From an optimization exercise on the open Yosys and OpenROAD flow, aimed at small area and a short achievable clock period; shortcuts taken in it are not production practice.
Function was checked by simulation only, so behaviour that the tests miss may differ from the original.
Some runs may be left out. An edit can pass the tests and still lose a function that they never use.

Figure 1. Wires at chosen ports, followed through buffers (run 1).
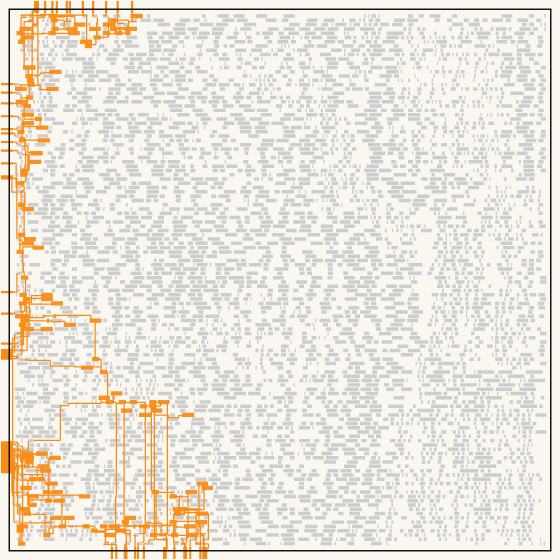
Figure 2. Close-up of the layout (run 1).
The bar under the picture is 5 µm long. Region (161, 230) to (181, 250) µm. Cells in gray, sequential cells in the stronger gray; small squares are vias.
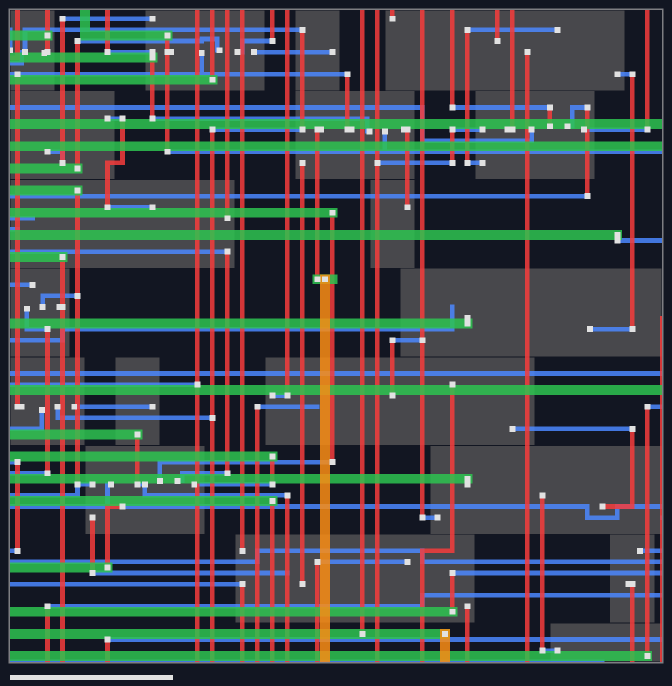
Figure 3. The clock network (run 1).
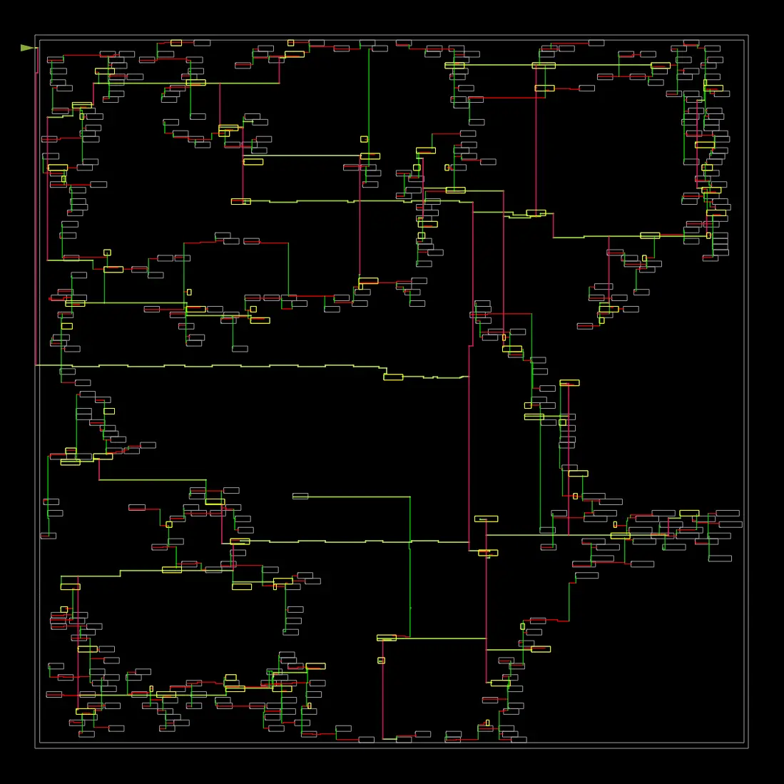
==> flow/design.v, too long to show whole: its modules and the start of the top module <==
// module DIv: 2931 lines
// module fa: 6 lines
// module shl56: 6 lines
// module aoi222: 5 lines
// module ha: 6 lines
module DIv (clock, rst, numerator, denom, div);
  // ...
==> flow/flow/run.sh <==
#!/bin/bash
set -euo pipefail
MARGIN=$(cat flow/margin.txt)
sed -E "s/SETUP_SLACK_MARGIN=[^ ]*/SETUP_SLACK_MARGIN=${MARGIN}/" standard.sh > standard_margin.sh
grep -q "SETUP_SLACK_MARGIN=${MARGIN}" standard_margin.sh
bash standard_margin.sh > standard_margin.log 2>&1
==> flow/flow/margin.txt <==
7
==> flow/standard.sh <==
#!/bin/bash
# synth_recipe.tcl (not shown) runs the flow's synth.tcl, then flattens the netlist and writes it again
# the make line also repeats each setting of config.mk as NAME=value (left out here)
make -C /OpenROAD-flow-scripts/flow DESIGN_CONFIG=/design/flow/config.mk WORK_HOME=/design/flow/orfs CLKGATE_MAP_FILE= SYNTH_SCRIPT=/design/flow/synth_recipe.tcl "${@:-finish}"
==> flow/config.mk <==
export PLATFORM = sky130hd
export DESIGN_NAME = DIv
export DESIGN_NICKNAME = DIv
export VERILOG_FILES = /design/flow/design.v
export SDC_FILE = /design/flow/constraint.sdc
export NUM_CORES = 4
export LEC_CHECK = 0
export CAP_MARGIN = 20
export CELL_PAD_IN_SITES_DETAIL_PLACEMENT = 1
export CELL_PAD_IN_SITES_GLOBAL_PLACEMENT = 1
export CORE_MARGIN = 2
export CORE_UTILIZATION = 40
export PLACE_DENSITY = 0.45
export SETUP_SLACK_MARGIN = 5
export SLEW_MARGIN = 20
export SYNTH_HIERARCHICAL = 1
export SYNTH_MEMORY_MAX_BITS = 32768
==> flow/constraint.sdc <==
create_clock -name core_clock -period 12.5 [get_ports {clock}]
set_input_delay 2.5000 -clock core_clock [delete_from_list [all_inputs] [get_ports {clock}]]
set_output_delay 2.5000 -clock core_clock [all_outputs]
set_load 0.01 [all_outputs]
==> summary.txt, run 1 <==
Outcome
  • Outcome: no timing/DRC/antenna violations

Logic synthesis
  • Compound-Gate Fraction of Synth Area: 0.257
  • Syn Area/Cell: 11.0 µm²
  • Adder-cell share of the synthesized area: 0.374
  • Post-Synthesis Cells: 4183
  • XOR/XNOR Fraction of Synth Area: 0.0185
  • Largest family of logic cells by synthesized area: adder cells

Global route
  • Largest net degree at the start of global routing: 68
  • Gr usage total: 0.414
  • Initial antenna violation count: 9
  • Met2 Usage GRT: 0.596

Setup path
  • Critical-path cell list: buf_12 -> or2_4 -> or2_4 -> buf_4 -> o31ai_2 -> nand3_4 -> buf_12 -> a222oi_1 -> fa_1 -> fa_2 -> fa_1 -> fa_1 -> inv_2 -> ha_4 -> a21oi_2 -> nor2b_1 -> o21ai_1 -> nand2b_1
  • Peak per-stage delay on the critical path: 790 ps
  • WS Path Type: flip-flop to flip-flop

Timing
  • Post-layout worst setup margin: 6630 ps
  • Hold slack final: 452 ps
  • Final min period: 5870 ps
  • Fin Setup TNS: 0 ps
  • RSZ-0062 raised after global routing: yes

Final layout
  • Post-Route Utilization: 0.495
  • Nets: 5726
  • Area added between synthesis and finish: 23.1%
  • Most frequent cells in the layout: a222oi_1 (769), fa_1 (460), dfxtp_1 (314), fa_2 (285), inv_1 (246)

Floorplan
  • Row count: 124
  • Initial Utilization: 0.402
  • Die area: 117000 µm²
  • IO Pins: 194

Clocking
  • Post-CTS Hold Fix Bufs: 0
  • CTS tree: yes

Placement
  • Post-detailed-placement half-perimeter wirelength: 145 mm

Min path
  • Hold Path Class: flip-flop to flip-flop
## Picture notes: Figure 1
[numerator] orange | direction: input | end cells: 139 | buffers: 64 | wire: 3660 µm

## Picture notes: Figure 2
[metal 1] blue
[metal 4] orange
[metal 2] red
[metal 3] green
most frequent: a222oi_1 (6)
sequential cells in the window: 0
cells with their middle in the window: 16

## Picture notes: Figure 3
FFs & Latches: 368
Num CTS Buffers: 50
Worst Skew: 57.5 ps

## run 1: synth_stat cells, types with 62 or more instances
master,count
a222oi_1,769
fa_1,745
dfxtp_1,343
inv_1,254
nand2_1,224
ha_1,177
o21ai_0,166
nor2_1,157
a21oi_1,118
clkbuf_1,112
and2_1,68
xnor2_1,62
## run 1: layout make-up
| cell class | instances | area [µm²] |
|---|---|---|
| fill | 12169 | 57600 |
| multi-input combinational | 3470 | 38400 |
| sequential | 368 | 7660 |
| timing repair buffer | 528 | 5820 |
| tap | 1512 | 1890 |
| clock buffer | 64 | 1420 |
| inverter | 256 | 961 |
| clock inverter | 25 | 211 |
| antenna | 5 | 12.5 |
## run 1: worst register-to-register path: stages, from the launching register on
cell and delay, ps:
edfxtp_1 430, buf_12 160, or2_4 270, or2_4 260, buf_4 180, o31ai_2 790, nand3_4 270, buf_12 290
a222oi_1 510, fa_1 520, fa_2 370, fa_1 510, fa_1 560, inv_2 60, ha_4 220, a21oi_2 130
nor2b_1 60, o21ai_1 130, nand2b_1 70
## run 1: repair_timing
action	CTS	global route
setup endpoints to repair	192	164
pin swaps	324	227
gates resized for setup	322	212
cloned	29	9
buffers inserted	124	45
Figure 4. PDN straps and rails (run 1).
The bar under the picture is 100 µm long. Pins as bars on the die edge. Tap cells in gray.
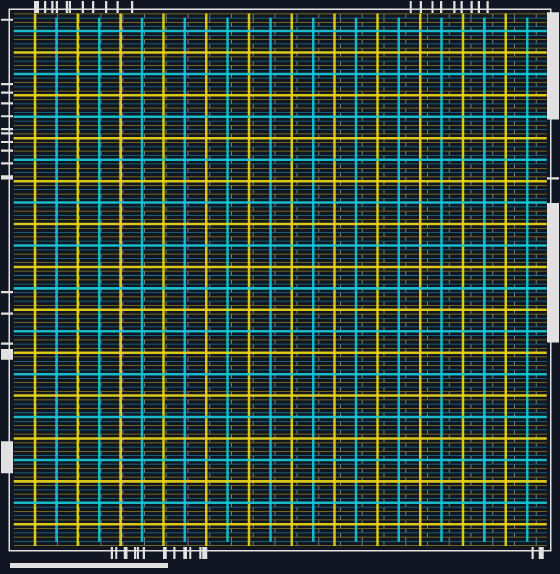

==> run 2: too many edits to list; what changed since run 1 <==
flow/design.v: 2954 -> 2954 lines; modules unchanged: 4
  DIv: edited, 2931 -> 2931 lines
--- a/flow/config.mk
+++ b/flow/config.mk
@@ -16,2 +16,3 @@
 export SYNTH_HIERARCHICAL = 1
 export SYNTH_MEMORY_MAX_BITS = 32768
+export TNS_END_PERCENT = 5
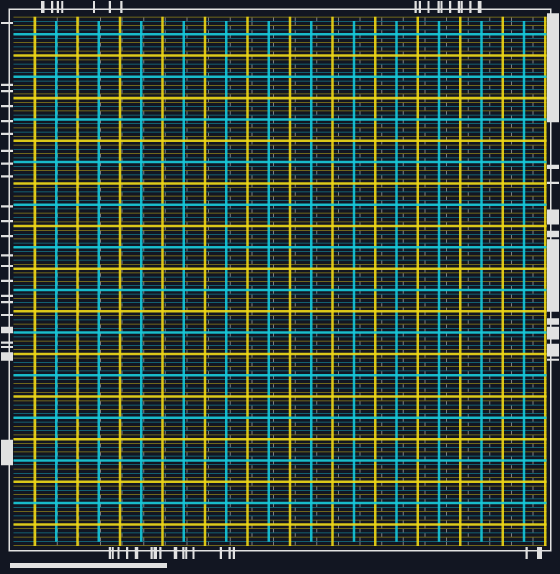
Figure 5: run 2, PDN straps and rails.
The bar under the picture is 100 µm long. Pins as bars on the die edge. Tap cells in gray.
[VDD] cyan
[VSS] yellow
rows: 124
met1 rails: 125
met5 straps: 24
tap cells: 1512

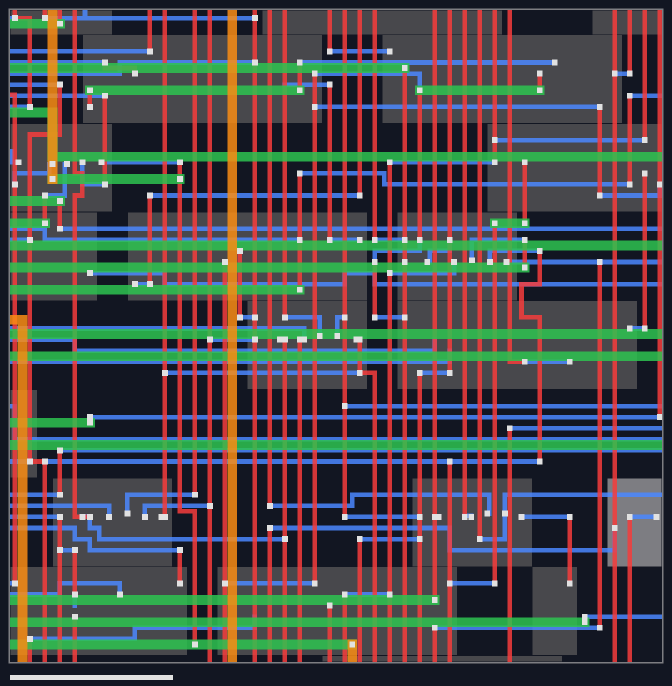
Figure 6: run 2, close-up of the layout.
The bar under the picture is 5 µm long. Region (162, 231) to (182, 251) µm. Cells in gray, sequential cells in the stronger gray; small squares are vias.
[metal 4] orange
[metal 2] red
[metal 1] blue
[metal 3] green
cells with their middle in the window: 13
sequential cells in the window: 0
most frequent: fa_1 (7), a222oi_1 (5), conb_1 (1)

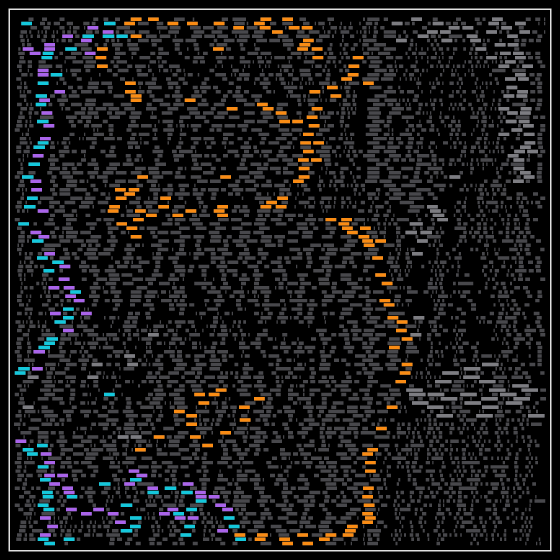
Figure 7: run 2, where the registers sit.
Other sequential cells in the stronger gray, the rest of the logic in the fainter gray.
[cs] orange | sequential cells: 142
[x] cyan | sequential cells: 64
[x3h] purple | sequential cells: 65
not colored: 102

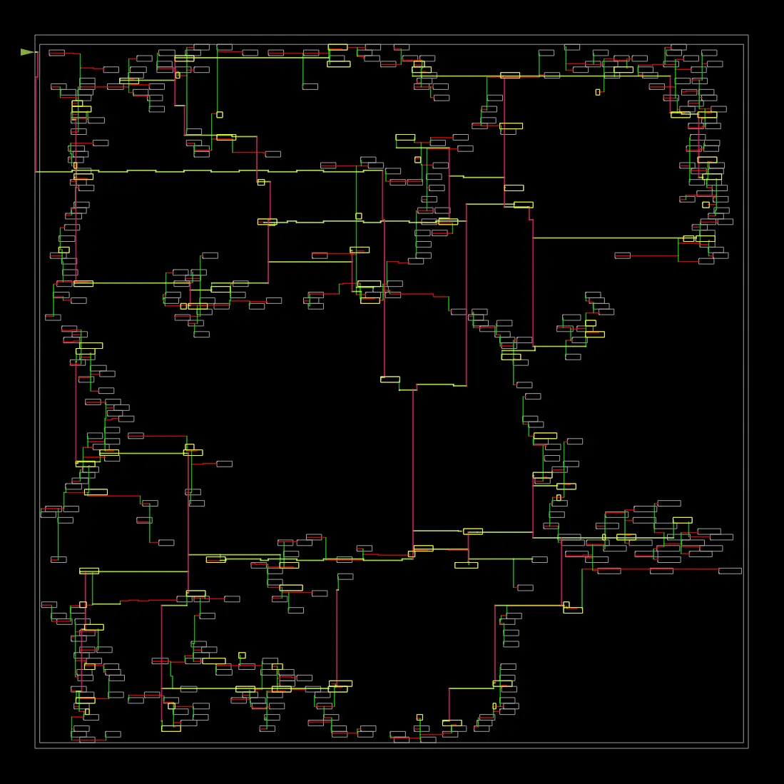
Figure 8: run 2, the clock network.
FFs & Latches: 373
Layout clock buffers: 59
Num CTS Buffers: 49
Sink Count: 373

==> run 2 against run 1 <==
Global-route usage fell by 1.6 points; cell count fell by 0.61%; synthesized cell count rose by 1.9%; register-to-register slack got worse by 40 ps; die area rose by 1.2%; flip-flop and latch count rose by 5.
==> summary.txt, run 2 <==
Outcome
  • Outcome: no timing/DRC/antenna violations

Min path
  • Hold Path Class: flip-flop to flip-flop

Final layout
  • Most frequent cells in the layout: a222oi_1 (759), fa_1 (729), dfxtp_1 (317), inv_1 (262), nand2_1 (245)
  • Number of non-clock buffers in the layout: 438
  • Area added between synthesis and finish: 17.7%
  • Buffer share of cell area: 0.0796
  • Layout clock area frac: 0.0327
  • Largest class: multi-input combinational cells
  • Fraction of area in multi-input gates: 0.692
  • Sequential cell area: 7760 µm²
  • Nets: 5690
  • Post-Route Utilization: 0.476
  • Fill cells: 12.3k
  • Multi-input logic area: 37800 µm²
  • Nonclk inv count: 265

Floorplan
  • Row count: 124
  • IO Pins: 194
  • Die area: 119000 µm²
  • N_taps: 1512
  • Initial Utilization: 0.405

Timing
  • Fin Setup TNS: 0 ps
  • Post-layout worst setup margin: 6600 ps
  • Hold slack final: 454 ps
  • Worst Skew: 48.4 ps
  • Final min period: 5900 ps

Logic synthesis
  • Adder-cell share of the synthesized area: 0.370
  • XOR/XNOR Fraction of Synth Area: 0.0179
  • Top cells by count, synth: a222oi_1 (759), fa_1 (748), dfxtp_1 (348)
  • Compound-Gate Fraction of Synth Area: 0.260
  • Post-Synthesis Cells: 4261
  • Largest family of logic cells by synthesized area: adder cells
  • Most frequent cell after synthesis: a222oi_1

Global route
  • Largest net degree at the start of global routing: 68
  • Initial antenna violation count: 4
  • Gr usage total: 0.399

Placement
  • Post-detailed-placement half-perimeter wirelength: 147 mm

Clocking
  • CTS tree: yes
  • # resized after CTS: 167
  • Postcts setup bufs: 73
  • Post-CTS Hold Fix Bufs: 0

Setup path
  • Peak per-stage delay on the critical path: 620 ps
  • Critical-path cell list: buf_12 -> buf_12 -> or2_4 -> or3_4 -> or4_1 -> a222oi_1 -> buf_4 -> nand3_4 -> buf_12 -> buf_12 -> buf_16 -> a222oi_1 -> fa_1 -> fa_1 -> fa_1 -> fa_1 -> fa_1
  • WS Path Type: flip-flop to flip-flop
[run 2: changes by cell type after synthesis, moves of 9 or more]
| cell | change |
|---|---|
| nand3_1 | +25 |
| nand2_1 | +23 |
| clkbuf_1 | +18 |
| a22oi_1 | -11 |
| a21oi_1 | +10 |
| a222oi_1 | -10 |
| a22o_1 | -10 |
| inv_1 | +10 |
| nor2_1 | -10 |
| nor3_1 | -9 |
[run 2: kinds of logic (layout without fill, tap and decap cells)]
kind of cell,count (synthesis),count (layout)
AO/OA/AOI/OAI,1422,1422
adder cells (fa/ha/maj),923,923
AND/OR/NAND/NOR,863,864
buffers and inverters,449,790
flip-flops,373,373
multiplexers,135,135
XOR/XNOR,95,95
other,1,76
[run 2: per-layer routing]
metal / wire [µm] / part of all wire / track usage / vias up
li1: - / - / - / 18163
met1: 89800 / 0.37 / 0.512 / 23805
met2: 101000 / 0.42 / 0.587 / 4385
met3: 37600 / 0.15 / 0.154 / 1013
met4: 14500 / 0.059 / 0.193 / 8
met5: 201 / 0.00083 / 0.00441 / -
## Run 3: what changed since run 2
==> flow/flow/margin.txt (replaced) <==
8
==> run 3 against run 2 <==
Synthesized cell count is the same; synthesized area is the same; non-clock buffer count increased by 77; largest cell class unchanged; core utilization grew 0.91 points; cell area increased by 1.9%; global-route usage is 0.58 points lower; worst setup slack better by 100 ps; register-to-register slack better by 100 ps; via count increased by 1.3%; critical endpoint is now cs[33]; sequential share of layout area decreased by 0.28 points; wire length rose by 1.3%; critical path type unchanged; clock-buffer cell count did not move.
==> summary.txt, run 3 <==
Route
  • Met2 routed wirelength: 102 mm
  • Met3 WL: 37.6 mm

Final layout
  • Multi-input logic area: 38400 µm²
  • Fill cells: 12.2k
  • Area added between synthesis and finish: 20.0%
  • Sequential cell area: 7750 µm²
  • Most frequent cells in the layout: a222oi_1 (759), fa_1 (730), dfxtp_1 (322), inv_1 (262), buf_4 (259)

Global route
  • Gr usage total: 0.393
  • Initial antenna violation count: 5
  • Largest net degree at the start of global routing: 68

Logic synthesis
  • Syn Area/Cell: 10.9 µm²
  • Post-Synthesis Cells: 4261
  • Adder-cell share of the synthesized area: 0.370
  • Compound-Gate Fraction of Synth Area: 0.260

Clocking
  • # resized after CTS: 449
  • Post-CTS Hold Fix Bufs: 0
  • Num CTS Buffers: 48
  • CTS tree: yes
  • Sink Count: 373

Floorplan
  • Row count: 124
  • Initial Utilization: 0.405

Placement
  • Post-detailed-placement half-perimeter wirelength: 147 mm

Timing
  • Final min period: 5800 ps
  • Fin Setup TNS: 0 ps

Setup path
  • Critical-path cell list: buf_12 -> or2_4 -> or3_4 -> or4_4 -> a222oi_1 -> nand3_4 -> buf_12 -> buf_4 -> clkbuf_16 -> a222oi_1 -> fa_1 -> fa_1 -> fa_1 -> fa_1 -> fa_1

Outcome
  • Outcome: no timing/DRC/antenna violations
-- run 3: cell counts after synthesis --
No cell type changed its count.
-- run 3: final cells by class --
cell class,count,share of cell area
multi-input cells,3511,0.689
flip-flops and latches,373,0.139
repair buffers,515,0.0896
well taps,1512,0.0340
clock buffers,59,0.0242
inverters,265,0.0179
clock inverters,28,0.00578
diodes,2,0.0000899
-- run 3: routing by layer --
metal | vias up | track usage
met5 | - | 0.00881
met4 | 12 | 0.194
met3 | 1038 | 0.139
met2 | 4481 | 0.578
met1 | 24088 | 0.511
li1 | 18354 | -
-- run 3: through the flow --
step	utilization	instance area, µm²	setup WS [ps]	hold WS (ps)
2_1_floorplan	-	46700	6020	401
3_3_place_gp	0.442	50700	4760	443
3_5_place_dp	0.442	50700	4620	441
4_1_cts	0.472	54100	6870	460
5_1_grt	0.485	55700	6550	491
6_report	0.486	55700	6700	450
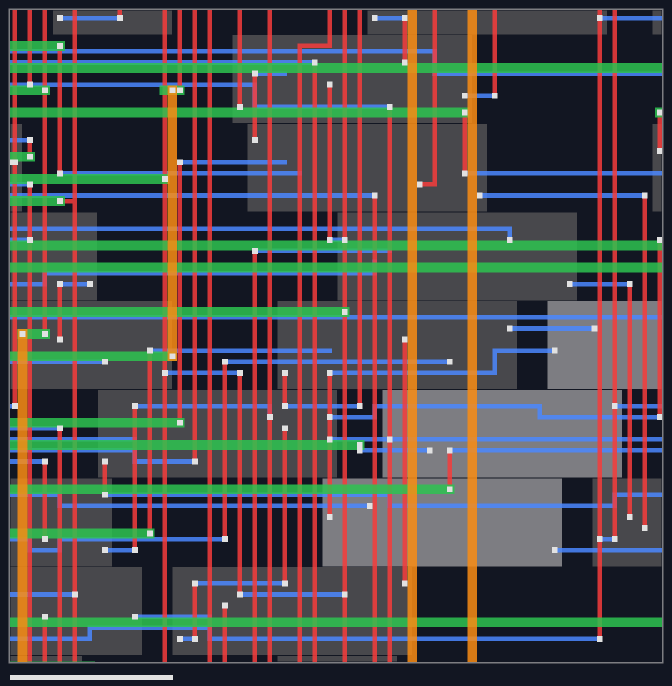
Figure 9: run 3, close-up of the layout.
The bar under the picture is 5 µm long. Region (162, 231) to (182, 251) µm. Cells in gray, sequential cells in the stronger gray; small squares are vias.
[metal 4] orange
[metal 1] blue
[metal 3] green
[metal 2] red
cells with their middle in the window: 10
most frequent: fa_1 (8), dfxtp_1 (2)
sequential cells in the window: 2

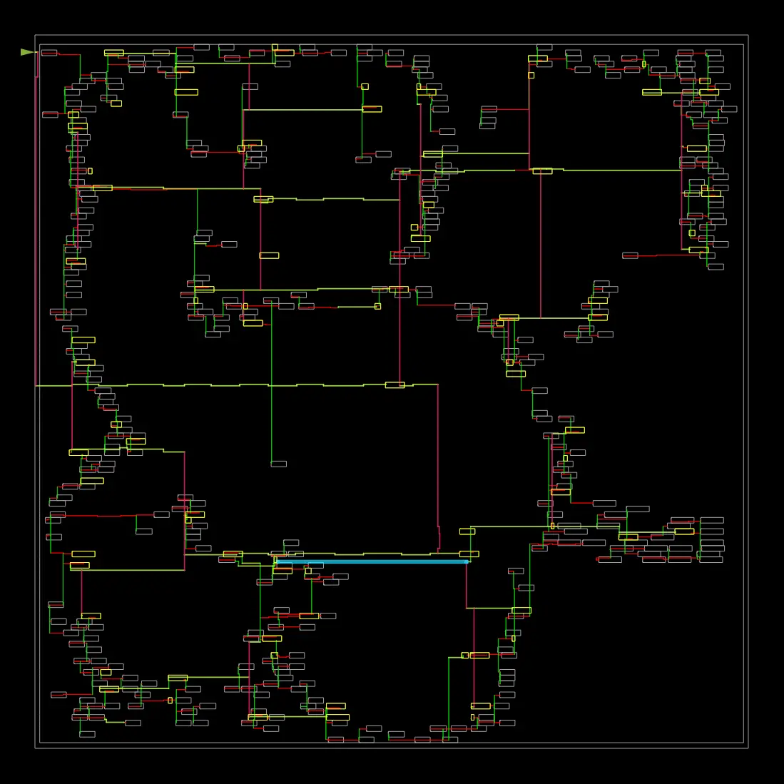
Figure 10: run 3, the clock network.
Worst Skew: 52.5 ps
clock insertion delay at the later pin of the skew report: 670 ps

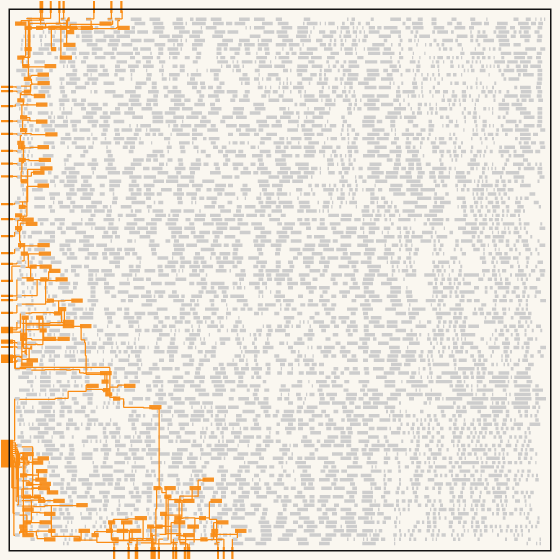
Figure 11: run 3, wires at chosen ports, followed through buffers.
[numerator] orange | direction: input | end cells: 139 | buffers: 64 | wire: 3330 µm

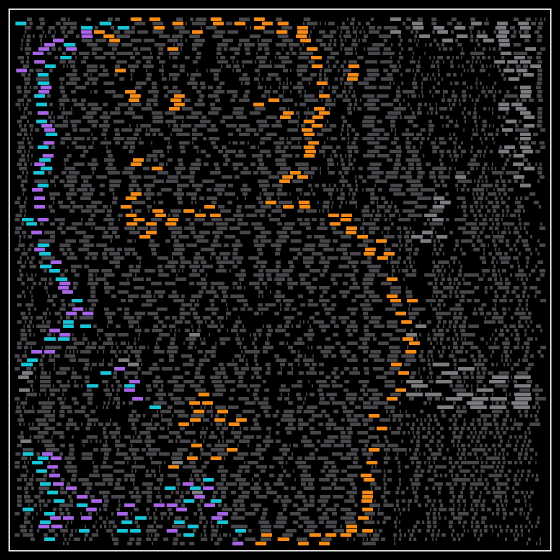
Figure 12: run 3, where the registers sit.
Other sequential cells in the stronger gray, the rest of the logic in the fainter gray.
Post-Route Utilization: 0.486

## Run 4: what changed since run 3
--- a/flow/design.v
+++ b/flow/design.v
@@ -668,68 +668,68 @@
   wire [65:0] x3 = {x3h, x[0]};
   wire [65:0] pn0;
-  assign pn0[0] = ~(s1_0 & x[0] | s3_0 & x3[0]);
-  aoi222 u_pp0_1 (.a1(s1_0), .a2(x[1]), .b1(s2_0), .b2(x[0]), .c1(s3_0), .c2(x3[1]), .y(pn0[1]));
-  aoi222 u_pp0_2 (.a1(s1_0), .a2(x[2]), .b1(s2_0), .b2(x[1]), .c1(s3_0), .c2(x3[2]), .y(pn0[2]));
-  aoi222 u_pp0_3 (.a1(s1_0), .a2(x[3]), .b1(s2_0), .b2(x[2]), .c1(s3_0), .c2(x3[3]), .y(pn0[3]));
-  aoi222 u_pp0_4 (.a1(s1_0), .a2(x[4]), .b1(s2_0), .b2(x[3]), .c1(s3_0), .c2(x3[4]), .y(pn0[4]));
-  aoi222 u_pp0_5 (.a1(s1_0), .a2(x[5]), .b1(s2_0), .b2(x[4]), .c1(s3_0), .c2(x3[5]), .y(pn0[5]));
-  aoi222 u_pp0_6 (.a1(s1_0), .a2(x[6]), .b1(s2_0), .b2(x[5]), .c1(s3_0), .c2(x3[6]), .y(pn0[6]));
-  aoi222 u_pp0_7 (.a1(s1_0), .a2(x[7]), .b1(s2_0), .b2(x[6]), .c1(s3_0), .c2(x3[7]), .y(pn0[7]));
-  aoi222 u_pp0_8 (.a1(s1_0), .a2(x[8]), .b1(s2_0), .b2(x[7]), .c1(s3_0), .c2(x3[8]), .y(pn0[8]));
-  aoi222 u_pp0_9 (.a1(s1_0), .a2(x[9]), .b1(s2_0), .b2(x[8]), .c1(s3_0), .c2(x3[9]), .y(pn0[9]));
-  aoi222 u_pp0_10 (.a1(s1_0), .a2(x[10]), .b1(s2_0), .b2(x[9]), .c1(s3_0), .c2(x3[10]), .y(pn0[10]));
-  aoi222 u_pp0_11 (.a1(s1_0), .a2(x[11]), .b1(s2_0), .b2(x[10]), .c1(s3_0), .c2(x3[11]), .y(pn0[11]));
-  aoi222 u_pp0_12 (.a1(s1_0), .a2(x[12]), .b1(s2_0), .b2(x[11]), .c1(s3_0), .c2(x3[12]), .y(pn0[12]));
-  aoi222 u_pp0_13 (.a1(s1_0), .a2(x[13]), .b1(s2_0), .b2(x[12]), .c1(s3_0), .c2(x3[13]), .y(pn0[13]));
-  aoi222 u_pp0_14 (.a1(s1_0), .a2(x[14]), .b1(s2_0), .b2(x[13]), .c1(s3_0), .c2(x3[14]), .y(pn0[14]));
-  aoi222 u_pp0_15 (.a1(s1_0), .a2(x[15]), .b1(s2_0), .b2(x[14]), .c1(s3_0), .c2(x3[15]), .y(pn0[15]));
-  aoi222 u_pp0_16 (.a1(s1_0), .a2(x[16]), .b1(s2_0), .b2(x[15]), .c1(s3_0), .c2(x3[16]), .y(pn0[16]));
-  aoi222 u_pp0_17 (.a1(s1_0), .a2(x[17]), .b1(s2_0), .b2(x[16]), .c1(s3_0), .c2(x3[17]), .y(pn0[17]));
-  aoi222 u_pp0_18 (.a1(s1_0), .a2(x[18]), .b1(s2_0), .b2(x[17]), .c1(s3_0), .c2(x3[18]), .y(pn0[18]));
-  aoi222 u_pp0_19 (.a1(s1_0), .a2(x[19]), .b1(s2_0), .b2(x[18]), .c1(s3_0), .c2(x3[19]), .y(pn0[19]));
-  aoi222 u_pp0_20 (.a1(s1_0), .a2(x[20]), .b1(s2_0), .b2(x[19]), .c1(s3_0), .c2(x3[20]), .y(pn0[20]));
-  aoi222 u_pp0_21 (.a1(s1_0), .a2(x[21]), .b1(s2_0), .b2(x[20]), .c1(s3_0), .c2(x3[21]), .y(pn0[21]));
-  aoi222 u_pp0_22 (.a1(s1_0), .a2(x[22]), .b1(s2_0), .b2(x[21]), .c1(s3_0), .c2(x3[22]), .y(pn0[22]));
-  aoi222 u_pp0_23 (.a1(s1_0), .a2(x[23]), .b1(s2_0), .b2(x[22]), .c1(s3_0), .c2(x3[23]), .y(pn0[23]));
-  aoi222 u_pp0_24 (.a1(s1_0), .a2(x[24]), .b1(s2_0), .b2(x[23]), .c1(s3_0), .c2(x3[24]), .y(pn0[24]));
-  aoi222 u_pp0_25 (.a1(s1_0), .a2(x[25]), .b1(s2_0), .b2(x[24]), .c1(s3_0), .c2(x3[25]), .y(pn0[25]));
-  aoi222 u_pp0_26 (.a1(s1_0), .a2(x[26]), .b1(s2_0), .b2(x[25]), .c1(s3_0), .c2(x3[26]), .y(pn0[26]));
-  aoi222 u_pp0_27 (.a1(s1_0), .a2(x[27]), .b1(s2_0), .b2(x[26]), .c1(s3_0), .c2(x3[27]), .y(pn0[27]));
-  aoi222 u_pp0_28 (.a1(s1_0), .a2(x[28]), .b1(s2_0), .b2(x[27]), .c1(s3_0), .c2(x3[28]), .y(pn0[28]));
-  aoi222 u_pp0_29 (.a1(s1_0), .a2(x[29]), .b1(s2_0), .b2(x[28]), .c1(s3_0), .c2(x3[29]), .y(pn0[29]));
-  aoi222 u_pp0_30 (.a1(s1_0), .a2(x[30]), .b1(s2_0), .b2(x[29]), .c1(s3_0), .c2(x3[30]), .y(pn0[30]));
-  aoi222 u_pp0_31 (.a1(s1_0), .a2(x[31]), .b1(s2_0), .b2(x[30]), .c1(s3_0), .c2(x3[31]), .y(pn0[31]));
-  aoi222 u_pp0_32 (.a1(s1_0), .a2(x[32]), .b1(s2_0), .b2(x[31]), .c1(s3_0), .c2(x3[32]), .y(pn0[32]));
-  aoi222 u_pp0_33 (.a1(s1_0), .a2(x[33]), .b1(s2_0), .b2(x[32]), .c1(s3_0), .c2(x3[33]), .y(pn0[33]));
-  aoi222 u_pp0_34 (.a1(s1_0), .a2(x[34]), .b1(s2_0), .b2(x[33]), .c1(s3_0), .c2(x3[34]), .y(pn0[34]));
-  aoi222 u_pp0_35 (.a1(s1_0), .a2(x[35]), .b1(s2_0), .b2(x[34]), .c1(s3_0), .c2(x3[35]), .y(pn0[35]));
-  aoi222 u_pp0_36 (.a1(s1_0), .a2(x[36]), .b1(s2_0), .b2(x[35]), .c1(s3_0), .c2(x3[36]), .y(pn0[36]));
-  aoi222 u_pp0_37 (.a1(s1_0), .a2(x[37]), .b1(s2_0), .b2(x[36]), .c1(s3_0), .c2(x3[37]), .y(pn0[37]));
-  aoi222 u_pp0_38 (.a1(s1_0), .a2(x[38]), .b1(s2_0), .b2(x[37]), .c1(s3_0), .c2(x3[38]), .y(pn0[38]));
-  aoi222 u_pp0_39 (.a1(s1_0), .a2(x[39]), .b1(s2_0), .b2(x[38]), .c1(s3_0), .c2(x3[39]), .y(pn0[39]));
-  aoi222 u_pp0_40 (.a1(s1_0), .a2(x[40]), .b1(s2_0), .b2(x[39]), .c1(s3_0), .c2(x3[40]), .y(pn0[40]));
-  aoi222 u_pp0_41 (.a1(s1_0), .a2(x[41]), .b1(s2_0), .b2(x[40]), .c1(s3_0), .c2(x3[41]), .y(pn0[41]));
-  aoi222 u_pp0_42 (.a1(s1_0), .a2(x[42]), .b1(s2_0), .b2(x[41]), .c1(s3_0), .c2(x3[42]), .y(pn0[42]));
-  aoi222 u_pp0_43 (.a1(s1_0), .a2(x[43]), .b1(s2_0), .b2(x[42]), .c1(s3_0), .c2(x3[43]), .y(pn0[43]));
-  aoi222 u_pp0_44 (.a1(s1_0), .a2(x[44]), .b1(s2_0), .b2(x[43]), .c1(s3_0), .c2(x3[44]), .y(pn0[44]));
-  aoi222 u_pp0_45 (.a1(s1_0), .a2(x[45]), .b1(s2_0), .b2(x[44]), .c1(s3_0), .c2(x3[45]), .y(pn0[45]));
-  aoi222 u_pp0_46 (.a1(s1_0), .a2(x[46]), .b1(s2_0), .b2(x[45]), .c1(s3_0), .c2(x3[46]), .y(pn0[46]));
-  aoi222 u_pp0_47 (.a1(s1_0), .a2(x[47]), .b1(s2_0), .b2(x[46]), .c1(s3_0), .c2(x3[47]), .y(pn0[47]));
-  aoi222 u_pp0_48 (.a1(s1_0), .a2(x[48]), .b1(s2_0), .b2(x[47]), .c1(s3_0), .c2(x3[48]), .y(pn0[48]));
-  aoi222 u_pp0_49 (.a1(s1_0), .a2(x[49]), .b1(s2_0), .b2(x[48]), .c1(s3_0), .c2(x3[49]), .y(pn0[49]));
-  aoi222 u_pp0_50 (.a1(s1_0), .a2(x[50]), .b1(s2_0), .b2(x[49]), .c1(s3_0), .c2(x3[50]), .y(pn0[50]));
-  aoi222 u_pp0_51 (.a1(s1_0), .a2(x[51]), .b1(s2_0), .b2(x[50]), .c1(s3_0), .c2(x3[51]), .y(pn0[51]));
-  aoi222 u_pp0_52 (.a1(s1_0), .a2(x[52]), .b1(s2_0), .b2(x[51]), .c1(s3_0), .c2(x3[52]), .y(pn0[52]));
-  aoi222 u_pp0_53 (.a1(s1_0), .a2(x[53]), .b1(s2_0), .b2(x[52]), .c1(s3_0), .c2(x3[53]), .y(pn0[53]));
-  aoi222 u_pp0_54 (.a1(s1_0), .a2(x[54]), .b1(s2_0), .b2(x[53]), .c1(s3_0), .c2(x3[54]), .y(pn0[54]));
-  aoi222 u_pp0_55 (.a1(s1_0), .a2(x[55]), .b1(s2_0), .b2(x[54]), .c1(s3_0), .c2(x3[55]), .y(pn0[55]));
-  aoi222 u_pp0_56 (.a1(s1_0), .a2(x[56]), .b1(s2_0), .b2(x[55]), .c1(s3_0), .c2(x3[56]), .y(pn0[56]));
-  aoi222 u_pp0_57 (.a1(s1_0), .a2(x[57]), .b1(s2_0), .b2(x[56]), .c1(s3_0), .c2(x3[57]), .y(pn0[57]));
-  aoi222 u_pp0_58 (.a1(s1_0), .a2(x[58]), .b1(s2_0), .b2(x[57]), .c1(s3_0), .c2(x3[58]), .y(pn0[58]));
-  aoi222 u_pp0_59 (.a1(s1_0), .a2(x[59]), .b1(s2_0), .b2(x[58]), .c1(s3_0), .c2(x3[59]), .y(pn0[59]));
-  aoi222 u_pp0_60 (.a1(s1_0), .a2(x[60]), .b1(s2_0), .b2(x[59]), .c1(s3_0), .c2(x3[60]), .y(pn0[60]));
-  aoi222 u_pp0_61 (.a1(s1_0), .a2(x[61]), .b1(s2_0), .b2(x[60]), .c1(s3_0), .c2(x3[61]), .y(pn0[61]));
-  aoi222 u_pp0_62 (.a1(s1_0), .a2(x[62]), .b1(s2_0), .b2(x[61]), .c1(s3_0), .c2(x3[62]), .y(pn0[62]));
-  aoi222 u_pp0_63 (.a1(s1_0), .a2(x[63]), .b1(s2_0), .b2(x[62]), .c1(s3_0), .c2(x3[63]), .y(pn0[63]));
+  assign pn0[0] = ~(s3_0 & x3[0]);
+  assign pn0[1] = ~(s2_0 & x[0] | s3_0 & x3[1]);
+  assign pn0[2] = ~(s2_0 & x[1] | s3_0 & x3[2]);
+  assign pn0[3] = ~(s2_0 & x[2] | s3_0 & x3[3]);
+  assign pn0[4] = ~(s2_0 & x[3] | s3_0 & x3[4]);
+  assign pn0[5] = ~(s2_0 & x[4] | s3_0 & x3[5]);
+  assign pn0[6] = ~(s2_0 & x[5] | s3_0 & x3[6]);
+  assign pn0[7] = ~(s2_0 & x[6] | s3_0 & x3[7]);
+  assign pn0[8] = ~(s2_0 & x[7] | s3_0 & x3[8]);
+  assign pn0[9] = ~(s2_0 & x[8] | s3_0 & x3[9]);
+  assign pn0[10] = ~(s2_0 & x[9] | s3_0 & x3[10]);
+  assign pn0[11] = ~(s2_0 & x[10] | s3_0 & x3[11]);
+  assign pn0[12] = ~(s2_0 & x[11] | s3_0 & x3[12]);
+  assign pn0[13] = ~(s2_0 & x[12] | s3_0 & x3[13]);
+  assign pn0[14] = ~(s2_0 & x[13] | s3_0 & x3[14]);
+  assign pn0[15] = ~(s2_0 & x[14] | s3_0 & x3[15]);
+  assign pn0[16] = ~(s2_0 & x[15] | s3_0 & x3[16]);
+  assign pn0[17] = ~(s2_0 & x[16] | s3_0 & x3[17]);
+  assign pn0[18] = ~(s2_0 & x[17] | s3_0 & x3[18]);
+  assign pn0[19] = ~(s2_0 & x[18] | s3_0 & x3[19]);
+  assign pn0[20] = ~(s2_0 & x[19] | s3_0 & x3[20]);
+  assign pn0[21] = ~(s2_0 & x[20] | s3_0 & x3[21]);
+  assign pn0[22] = ~(s2_0 & x[21] | s3_0 & x3[22]);
+  assign pn0[23] = ~(s2_0 & x[22] | s3_0 & x3[23]);
+  assign pn0[24] = ~(s2_0 & x[23] | s3_0 & x3[24]);
+  assign pn0[25] = ~(s2_0 & x[24] | s3_0 & x3[25]);
+  assign pn0[26] = ~(s2_0 & x[25] | s3_0 & x3[26]);
+  assign pn0[27] = ~(s2_0 & x[26] | s3_0 & x3[27]);
+  assign pn0[28] = ~(s2_0 & x[27] | s3_0 & x3[28]);
+  assign pn0[29] = ~(s2_0 & x[28] | s3_0 & x3[29]);
+  assign pn0[30] = ~(s2_0 & x[29] | s3_0 & x3[30]);
+  assign pn0[31] = ~(s2_0 & x[30] | s3_0 & x3[31]);
+  assign pn0[32] = ~(s2_0 & x[31] | s3_0 & x3[32]);
+  assign pn0[33] = ~(s2_0 & x[32] | s3_0 & x3[33]);
+  assign pn0[34] = ~(s2_0 & x[33] | s3_0 & x3[34]);
+  assign pn0[35] = ~(s2_0 & x[34] | s3_0 & x3[35]);
+  assign pn0[36] = ~(s2_0 & x[35] | s3_0 & x3[36]);
+  assign pn0[37] = ~(s2_0 & x[36] | s3_0 & x3[37]);
+  assign pn0[38] = ~(s2_0 & x[37] | s3_0 & x3[38]);
+  assign pn0[39] = ~(s2_0 & x[38] | s3_0 & x3[39]);
+  assign pn0[40] = ~(s2_0 & x[39] | s3_0 & x3[40]);
+  assign pn0[41] = ~(s2_0 & x[40] | s3_0 & x3[41]);
+  assign pn0[42] = ~(s2_0 & x[41] | s3_0 & x3[42]);
+  assign pn0[43] = ~(s2_0 & x[42] | s3_0 & x3[43]);
+  assign pn0[44] = ~(s2_0 & x[43] | s3_0 & x3[44]);
+  assign pn0[45] = ~(s2_0 & x[44] | s3_0 & x3[45]);
+  assign pn0[46] = ~(s2_0 & x[45] | s3_0 & x3[46]);
+  assign pn0[47] = ~(s2_0 & x[46] | s3_0 & x3[47]);
+  assign pn0[48] = ~(s2_0 & x[47] | s3_0 & x3[48]);
+  assign pn0[49] = ~(s2_0 & x[48] | s3_0 & x3[49]);
+  assign pn0[50] = ~(s2_0 & x[49] | s3_0 & x3[50]);
+  assign pn0[51] = ~(s2_0 & x[50] | s3_0 & x3[51]);
+  assign pn0[52] = ~(s2_0 & x[51] | s3_0 & x3[52]);
+  assign pn0[53] = ~(s2_0 & x[52] | s3_0 & x3[53]);
+  assign pn0[54] = ~(s2_0 & x[53] | s3_0 & x3[54]);
+  assign pn0[55] = ~(s2_0 & x[54] | s3_0 & x3[55]);
+  assign pn0[56] = ~(s2_0 & x[55] | s3_0 & x3[56]);
+  assign pn0[57] = ~(s2_0 & x[56] | s3_0 & x3[57]);
+  assign pn0[58] = ~(s2_0 & x[57] | s3_0 & x3[58]);
+  assign pn0[59] = ~(s2_0 & x[58] | s3_0 & x3[59]);
+  assign pn0[60] = ~(s2_0 & x[59] | s3_0 & x3[60]);
+  assign pn0[61] = ~(s2_0 & x[60] | s3_0 & x3[61]);
+  assign pn0[62] = ~(s2_0 & x[61] | s3_0 & x3[62]);
+  assign pn0[63] = ~(s2_0 & x[62] | s3_0 & x3[63]);
   assign pn0[64] = ~(s2_0 & x[63] | s3_0 & x3[64]);
   assign pn0[65] = ~(s3_0 & x3[65]);
@@ -2923,8 +2923,9 @@
   wire [55:0] w = r[87:32];
   wire [55:0] ws;
-  shl56 u_shl (.a(w), .n(n1), .y(ws));
+  wire [5:0] sh = rst ? n1 : 6'd63;    
+  shl56 u_shl (.a(w), .n(sh), .y(ws));
   reg [55:0] dv;
   always @(posedge clock) begin
-    if (!rst) dv <= 56'd0; else dv <= ws;
+    dv <= ws;
   end
   assign div = {dv, 8'd0};
==> flow/flow/margin.txt (replaced) <==
7
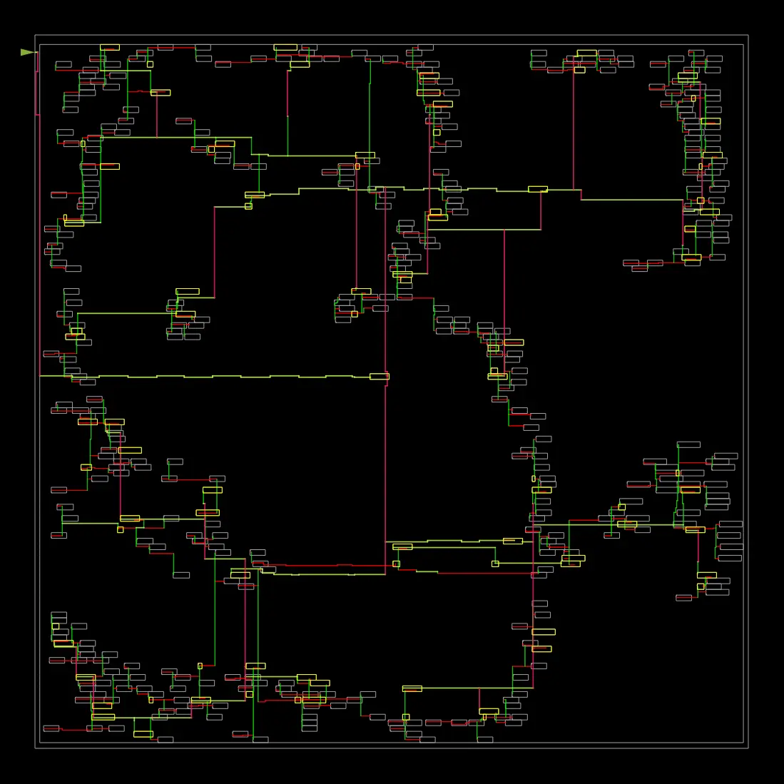
Figure 13: run 4, the clock network.
Layout clock buffers: 60
Worst Skew: 52.2 ps

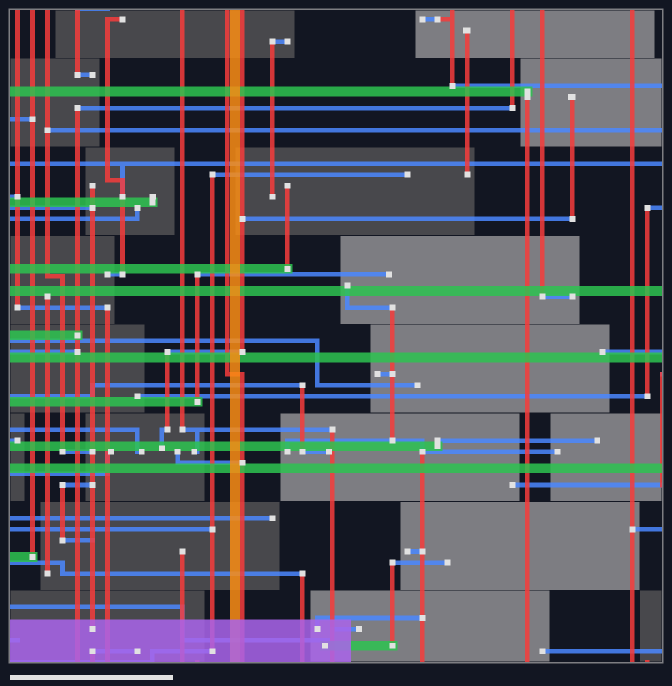
Figure 14: run 4, close-up of the layout.
The bar under the picture is 5 µm long. Region (161, 229) to (181, 249) µm. Cells in gray, sequential cells in the stronger gray; small squares are vias.

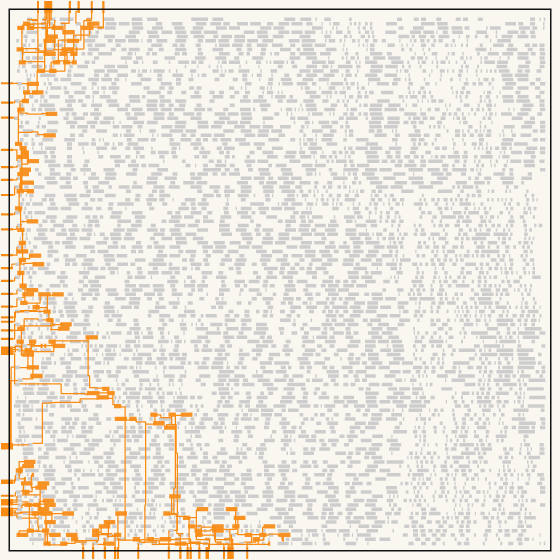
Figure 15: run 4, wires at chosen ports, followed through buffers.
[numerator] orange | direction: input | end cells: 139 | buffers: 64 | wire: 3100 µm

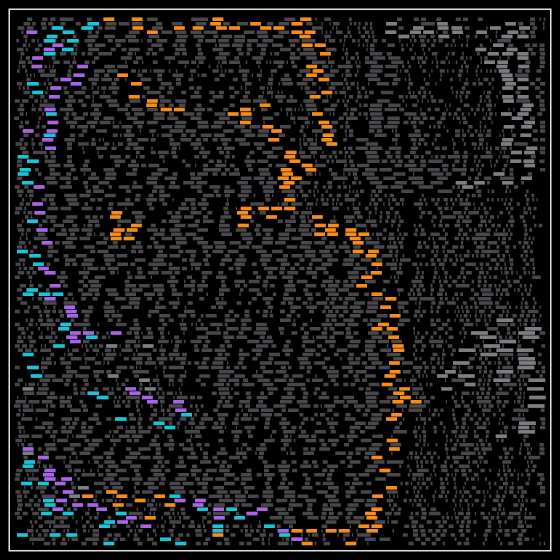
Figure 16: run 4, where the registers sit.
Other sequential cells in the stronger gray, the rest of the logic in the fainter gray.
[x] cyan | sequential cells: 64
[cs] orange | sequential cells: 142
[x3h] purple | sequential cells: 65

==> run 4 against run 3 <==
Sequential share of layout area is 0.28 points higher; core utilization down 0.21 points; synthesized cell count down 1.5%; first-iteration DRC count is 5.4% lower; maximum frequency increased by 0.97%; via count shrank 1.7%; cell count decreased by 2.7%.
==> summary.txt, run 4 <==
Outcome
  • Outcome: no timing/DRC/antenna violations

Clocking
  • Num CTS Buffers: 49
  • Clock insertion delay at the later pin of the skew report: 670 ps
  • CTS tree: yes

Logic synthesis
  • Compound-Gate Fraction of Synth Area: 0.257
  • Most frequent cell after synthesis: fa_1
  • Adder-cell share of the synthesized area: 0.376
  • XOR/XNOR Fraction of Synth Area: 0.0200
  • Post-Synthesis Cells: 4197
  • Top cells by count, synth: fa_1 (748), a222oi_1 (701), dfxtp_1 (348)

Min path
  • Hold Path Class: flip-flop to flip-flop

Timing
  • RSZ-0062 raised after global routing: yes
  • Post-layout worst setup margin: 6750 ps
  • Hold slack final: 573 ps
  • Fin Setup TNS: 0 ps

Final layout
  • Design Area, Final: 54500 µm²
  • Nets: 5605
  • Area added between synthesis and finish: 19.4%
  • Most frequent cells in the layout: fa_1 (714), a222oi_1 (701), dfxtp_1 (325), inv_1 (250), nand2_1 (229)
  • Post-Route Utilization: 0.483

Global route
  • Gr usage total: 0.405
  • Met2 Usage GRT: 0.584
  • Most Crowded Layer GR: met2
  • Largest net degree at the start of global routing: 68
  • GR Util met3: 0.168

Setup path
  • Peak per-stage delay on the critical path: 580 ps
  • WS Path Type: flip-flop to flip-flop
  • Critical-path cell list: buf_12 -> or2_4 -> buf_12 -> buf_6 -> or4_4 -> a221oi_4 -> nand3_4 -> buf_12 -> buf_12 -> buf_4 -> a222oi_1 -> fa_1 -> fa_1 -> fa_1 -> fa_1 -> fa_1

Floorplan
  • Die area: 117000 µm²

Route
  • Met1 WL: 89.9 mm

Placement
  • Area after DPL: 49900 µm²
  • Pre-CTS setup slack: 4920 ps
  • Post-detailed-placement half-perimeter wirelength: 145 mm
## run 4: cell count changes after synthesis, moves of 13 or more
cell	before	now
nor2_1	147	164
a222oi_1	759	701
nor4_1	18	32
and2_1	73	8
a22o_1	1	14
a22oi_1	22	71
## run 4: layout make-up
| class | instances | area [µm²] |
|---|---|---|
| repair buffers | 470 | 4770 |
| fillers | 12057 | 58300 |
| clock inverters | 31 | 433 |
| clock buffers | 60 | 1340 |
| multi-input cells | 3404 | 37400 |
| diodes | 4 | 10.0 |
| flip-flops and latches | 373 | 7750 |
| inverters | 254 | 953 |
| well taps | 1500 | 1880 |
## run 4: cells by family after synthesis
logic type	Yosys count
buffers and inverters	432
other	1
DFF	373
xor gates and xnor gates	104
muxes	129
and+or+nand+nor	831
adders and majority gates	923
AOI/OAI and AO/OA	1404
## run 4: what timing repair did
item	4_1_cts	5_1_grt
gates resized for setup	260	100
pin swaps	81	83
setup buffers	100	22
cloned	13	5
setup endpoints to repair	248	200
## run 4: critical path, delay by kind of cell (launching register included)
family,cells,cell delay (ps)
adder cells (fa/ha/maj),5,2540
buffers and inverters,6,950
AND/OR/NAND/NOR,3,870
AO/OA/AOI/OAI,2,790
flip-flops,1,440
Figure 17. PDN straps and rails (run 4).
The bar under the picture is 100 µm long. Pins as bars on the die edge. Tap cells in gray.
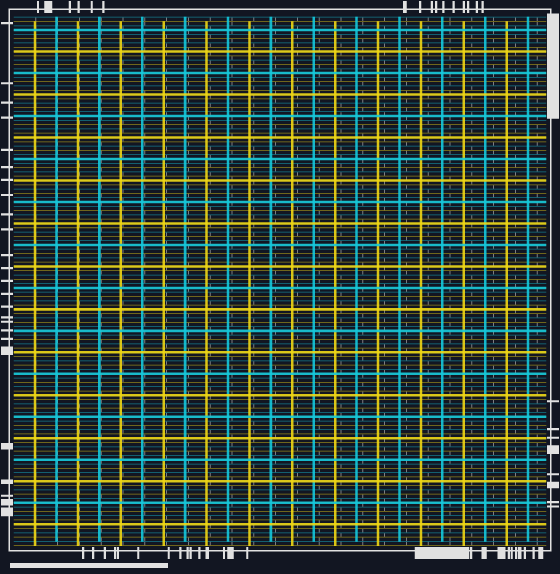

## Run 5: what changed since run 4
==> flow/run.sh (new file) <==
#!/bin/bash
# synth_recipe.tcl (not shown) runs the flow's synth.tcl, then flattens the netlist and writes it again
# the make line also repeats each setting of config.mk as NAME=value (left out here)
make -C /OpenROAD-flow-scripts/flow DESIGN_CONFIG=/design/flow/config.mk WORK_HOME=/design/flow/orfs CLKGATE_MAP_FILE= SYNTH_SCRIPT=/design/flow/synth_recipe.tcl finish
removed: flow/flow/run.sh
removed: flow/flow/margin.txt
removed: flow/standard.sh
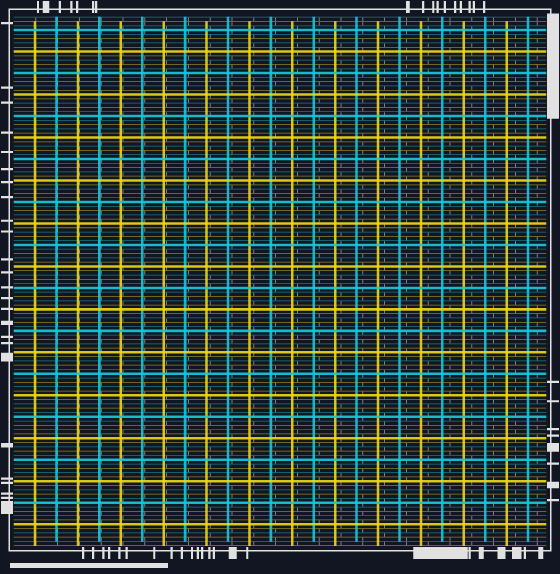
Figure 18: run 5, PDN straps and rails.
The bar under the picture is 100 µm long. Pins as bars on the die edge. Tap cells in gray.
[VDD] cyan
[VSS] yellow
met5 straps: 24
met4 straps: 24
tap cells: 1500

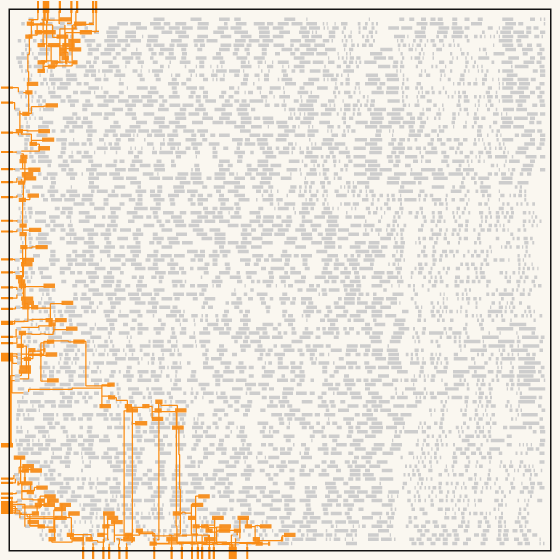
Figure 19: run 5, wires at chosen ports, followed through buffers.
[numerator] orange | direction: input | end cells: 139 | buffers: 64 | wire: 3110 µm

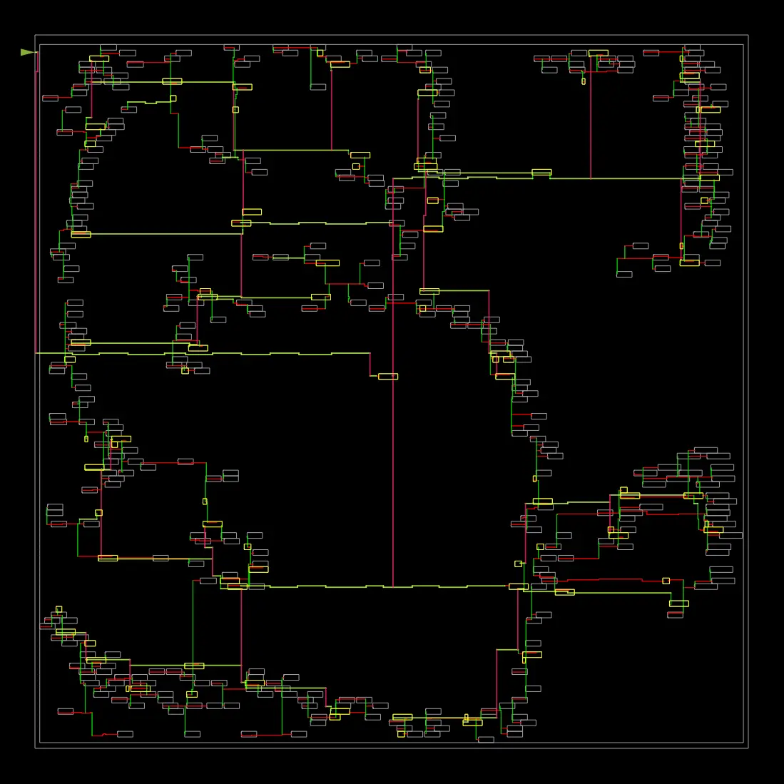
Figure 20: run 5, the clock network.
Layout clock buffers: 66
clock insertion delay at the later pin of the skew report: 680 ps

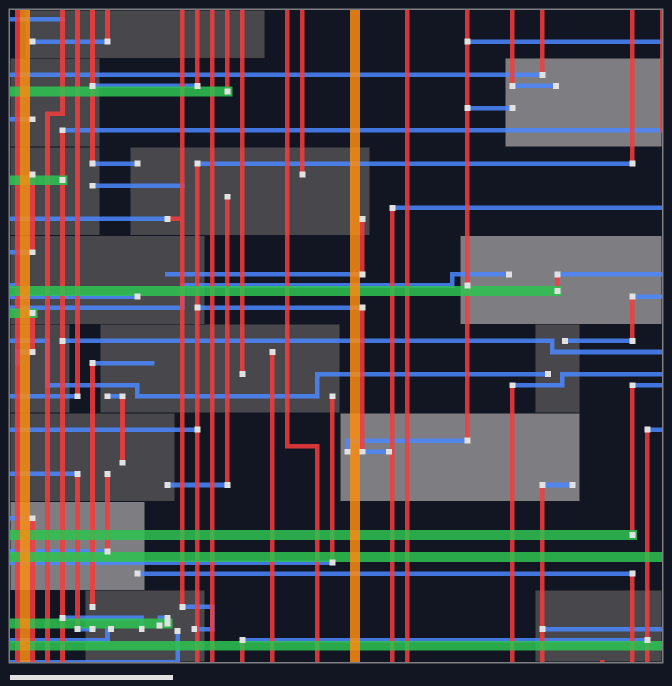
Figure 21: run 5, close-up of the layout.
The bar under the picture is 5 µm long. Region (161, 229) to (181, 249) µm. Cells in gray, sequential cells in the stronger gray; small squares are vias.

==> run 5 against run 4 <==
Clock skew is 10 ps higher; worst hold slack worse by 8.6 ps; synthesized cell count unchanged; non-clock buffer count is 139 lower; clock-buffer cell count is 6 higher; synthesized area stayed put; core utilization fell by 2.7 points; cell count fell by 2.4%; via count is 2.5% lower; critical endpoint is now cs[45].
==> summary.txt, run 5 <==
Final layout
  • Nonclk inv count: 254
  • Sequential share of cell area: 0.150
  • Post-Route Utilization: 0.457
  • Design Area, Final: 51500 µm²
  • Multi-input logic area: 36300 µm²
  • Largest class: multi-input combinational cells
  • Area added between synthesis and finish: 12.8%
  • Fill cells: 12.3k
  • Buffer share of cell area: 0.0573
  • N_diodes: 1
  • Fraction of area in multi-input gates: 0.705
  • Most frequent cells in the layout: fa_1 (748), a222oi_1 (701), dfxtp_1 (330), inv_1 (253), nand2_1 (231)
  • Layout cells sized above 1: 0.0926

Clocking
  • Num CTS Buffers: 49
  • CTS tree: yes
  • Post-CTS Hold Fix Bufs: 0
  • # resized after CTS: 0
  • Postcts setup bufs: 0

Outcome
  • Outcome: no timing/DRC/antenna violations

Timing
  • Worst Skew: 62.6 ps
  • Fin. Hold Viols: 0
  • Hold slack final: 565 ps
  • Fin Setup TNS: 0 ps
  • Post-layout worst setup margin: 5340 ps
  • Final min period: 7160 ps

Logic synthesis
  • Most frequent cell after synthesis: fa_1
  • Yosys warnings: 7
  • Syn Area/Cell: 10.9 µm²
  • Post-Synthesis Cells: 4197
  • Top cells by count, synth: fa_1 (748), a222oi_1 (701), dfxtp_1 (348)

Min path
  • Hold Path Class: flip-flop to flip-flop
  • Worst Hold Depth: 1

Floorplan
  • IO Pins: 194
  • Die area: 117000 µm²
  • N_taps: 1500
  • Row count: 123

Global route
  • Largest net degree at the start of global routing: 68
  • Gr usage total: 0.389
  • Global-route wire length before repair: 338 mm
  • Initial antenna violation count: 1

Placement
  • Area after DPL: 49800 µm²
  • Post-detailed-placement half-perimeter wirelength: 144 mm
  • Pre-CTS setup slack: 4860 ps

Setup path
  • Peak per-stage delay on the critical path: 810 ps
  • WS Path Type: flip-flop to flip-flop
  • CP bufs+invs: 1
  • CP delay by family, top: adder cells

Route
  • Vias: 46.0k
## run 5: cell types whose count changed in the layout (fill, tap and decap cells not counted), moves of 9 or more
cell             change
buf_12              -31
buf_4               -63
buf_6               -24
clkdlybuf4s50_1     +22
dlygate4sd2_1       -12
fa_1                +34
fa_2                -34
o21ai_0              +9
or2_2               +12
or2_4               -12
or4_1               +15
or4_4               -15
## run 5: layer usage
layer | global-route usage | vias up | part of all wire
met4 | 0.175 | 2 | 0.055
met5 | 0.00163 | - | 0.000047
li1 | - | 17562 | -
met3 | 0.152 | 886 | 0.15
met2 | 0.565 | 4264 | 0.41
met1 | 0.511 | 23242 | 0.38
## run 5: kinds of logic after synthesis
family / count (synthesis) / synth area share
flip-flops: 373 / 0.169
other: 1 / 0.0000821
AO/OA/AOI/OAI: 1404 / 0.257
AND/OR/NAND/NOR: 831 / 0.0922
XOR/XNOR: 104 / 0.0200
multiplexers: 129 / 0.0460
buffers and inverters: 432 / 0.0396
adder cells (fa/ha/maj): 923 / 0.376

==> separate check: timing with driven ports <==
No port has a modelled driver above. Below, the same layouts with a new extraction and two added sets of constraints.
Step 1: set_driving_cell puts a clkbuf_16 on clock and a buf_2 on each other input, an assumption about the parent block.
Step 2 moves the port delays by t, midway between the first and last clock arrival at a register: inputs arrive t later, outputs are due t later. That takes back most of the time a late clock gives input paths.
Slacks: no drivers / after step 1 / after step 2; pairs: no drivers / after step 1.
run | t (ns) | setup WS [ns] | worst hold slack (ns) | worst data-port slew with drivers (ns) | cell pins on the clock port's net
run 1 | 0.735 | 6.632 / 6.632 / 6.370 | 0.452 / 0.452 / 0.452 | 0.08 | 1
run 2 | 0.731 | 6.597 / 6.597 / 6.203 | 0.454 / 0.454 / 0.454 | 0.10 | 1
run 3 | 0.718 | 6.698 / 6.698 / 6.208 | 0.450 / 0.450 / 0.450 | 0.10 | 1
run 4 | 0.722 | 6.754 / 6.754 / 6.181 | 0.573 / 0.573 / 0.573 | 0.06 | 1
run 5 | 0.720 | 5.339 / 5.339 / 4.846 | 0.565 / 0.565 / 0.565 | 0.07 | 1
After both steps every run listed still meets setup and hold. The setup slack of run 4, which loses most, moves by 0.000 ns with the drivers and by -0.573 ns with both steps.
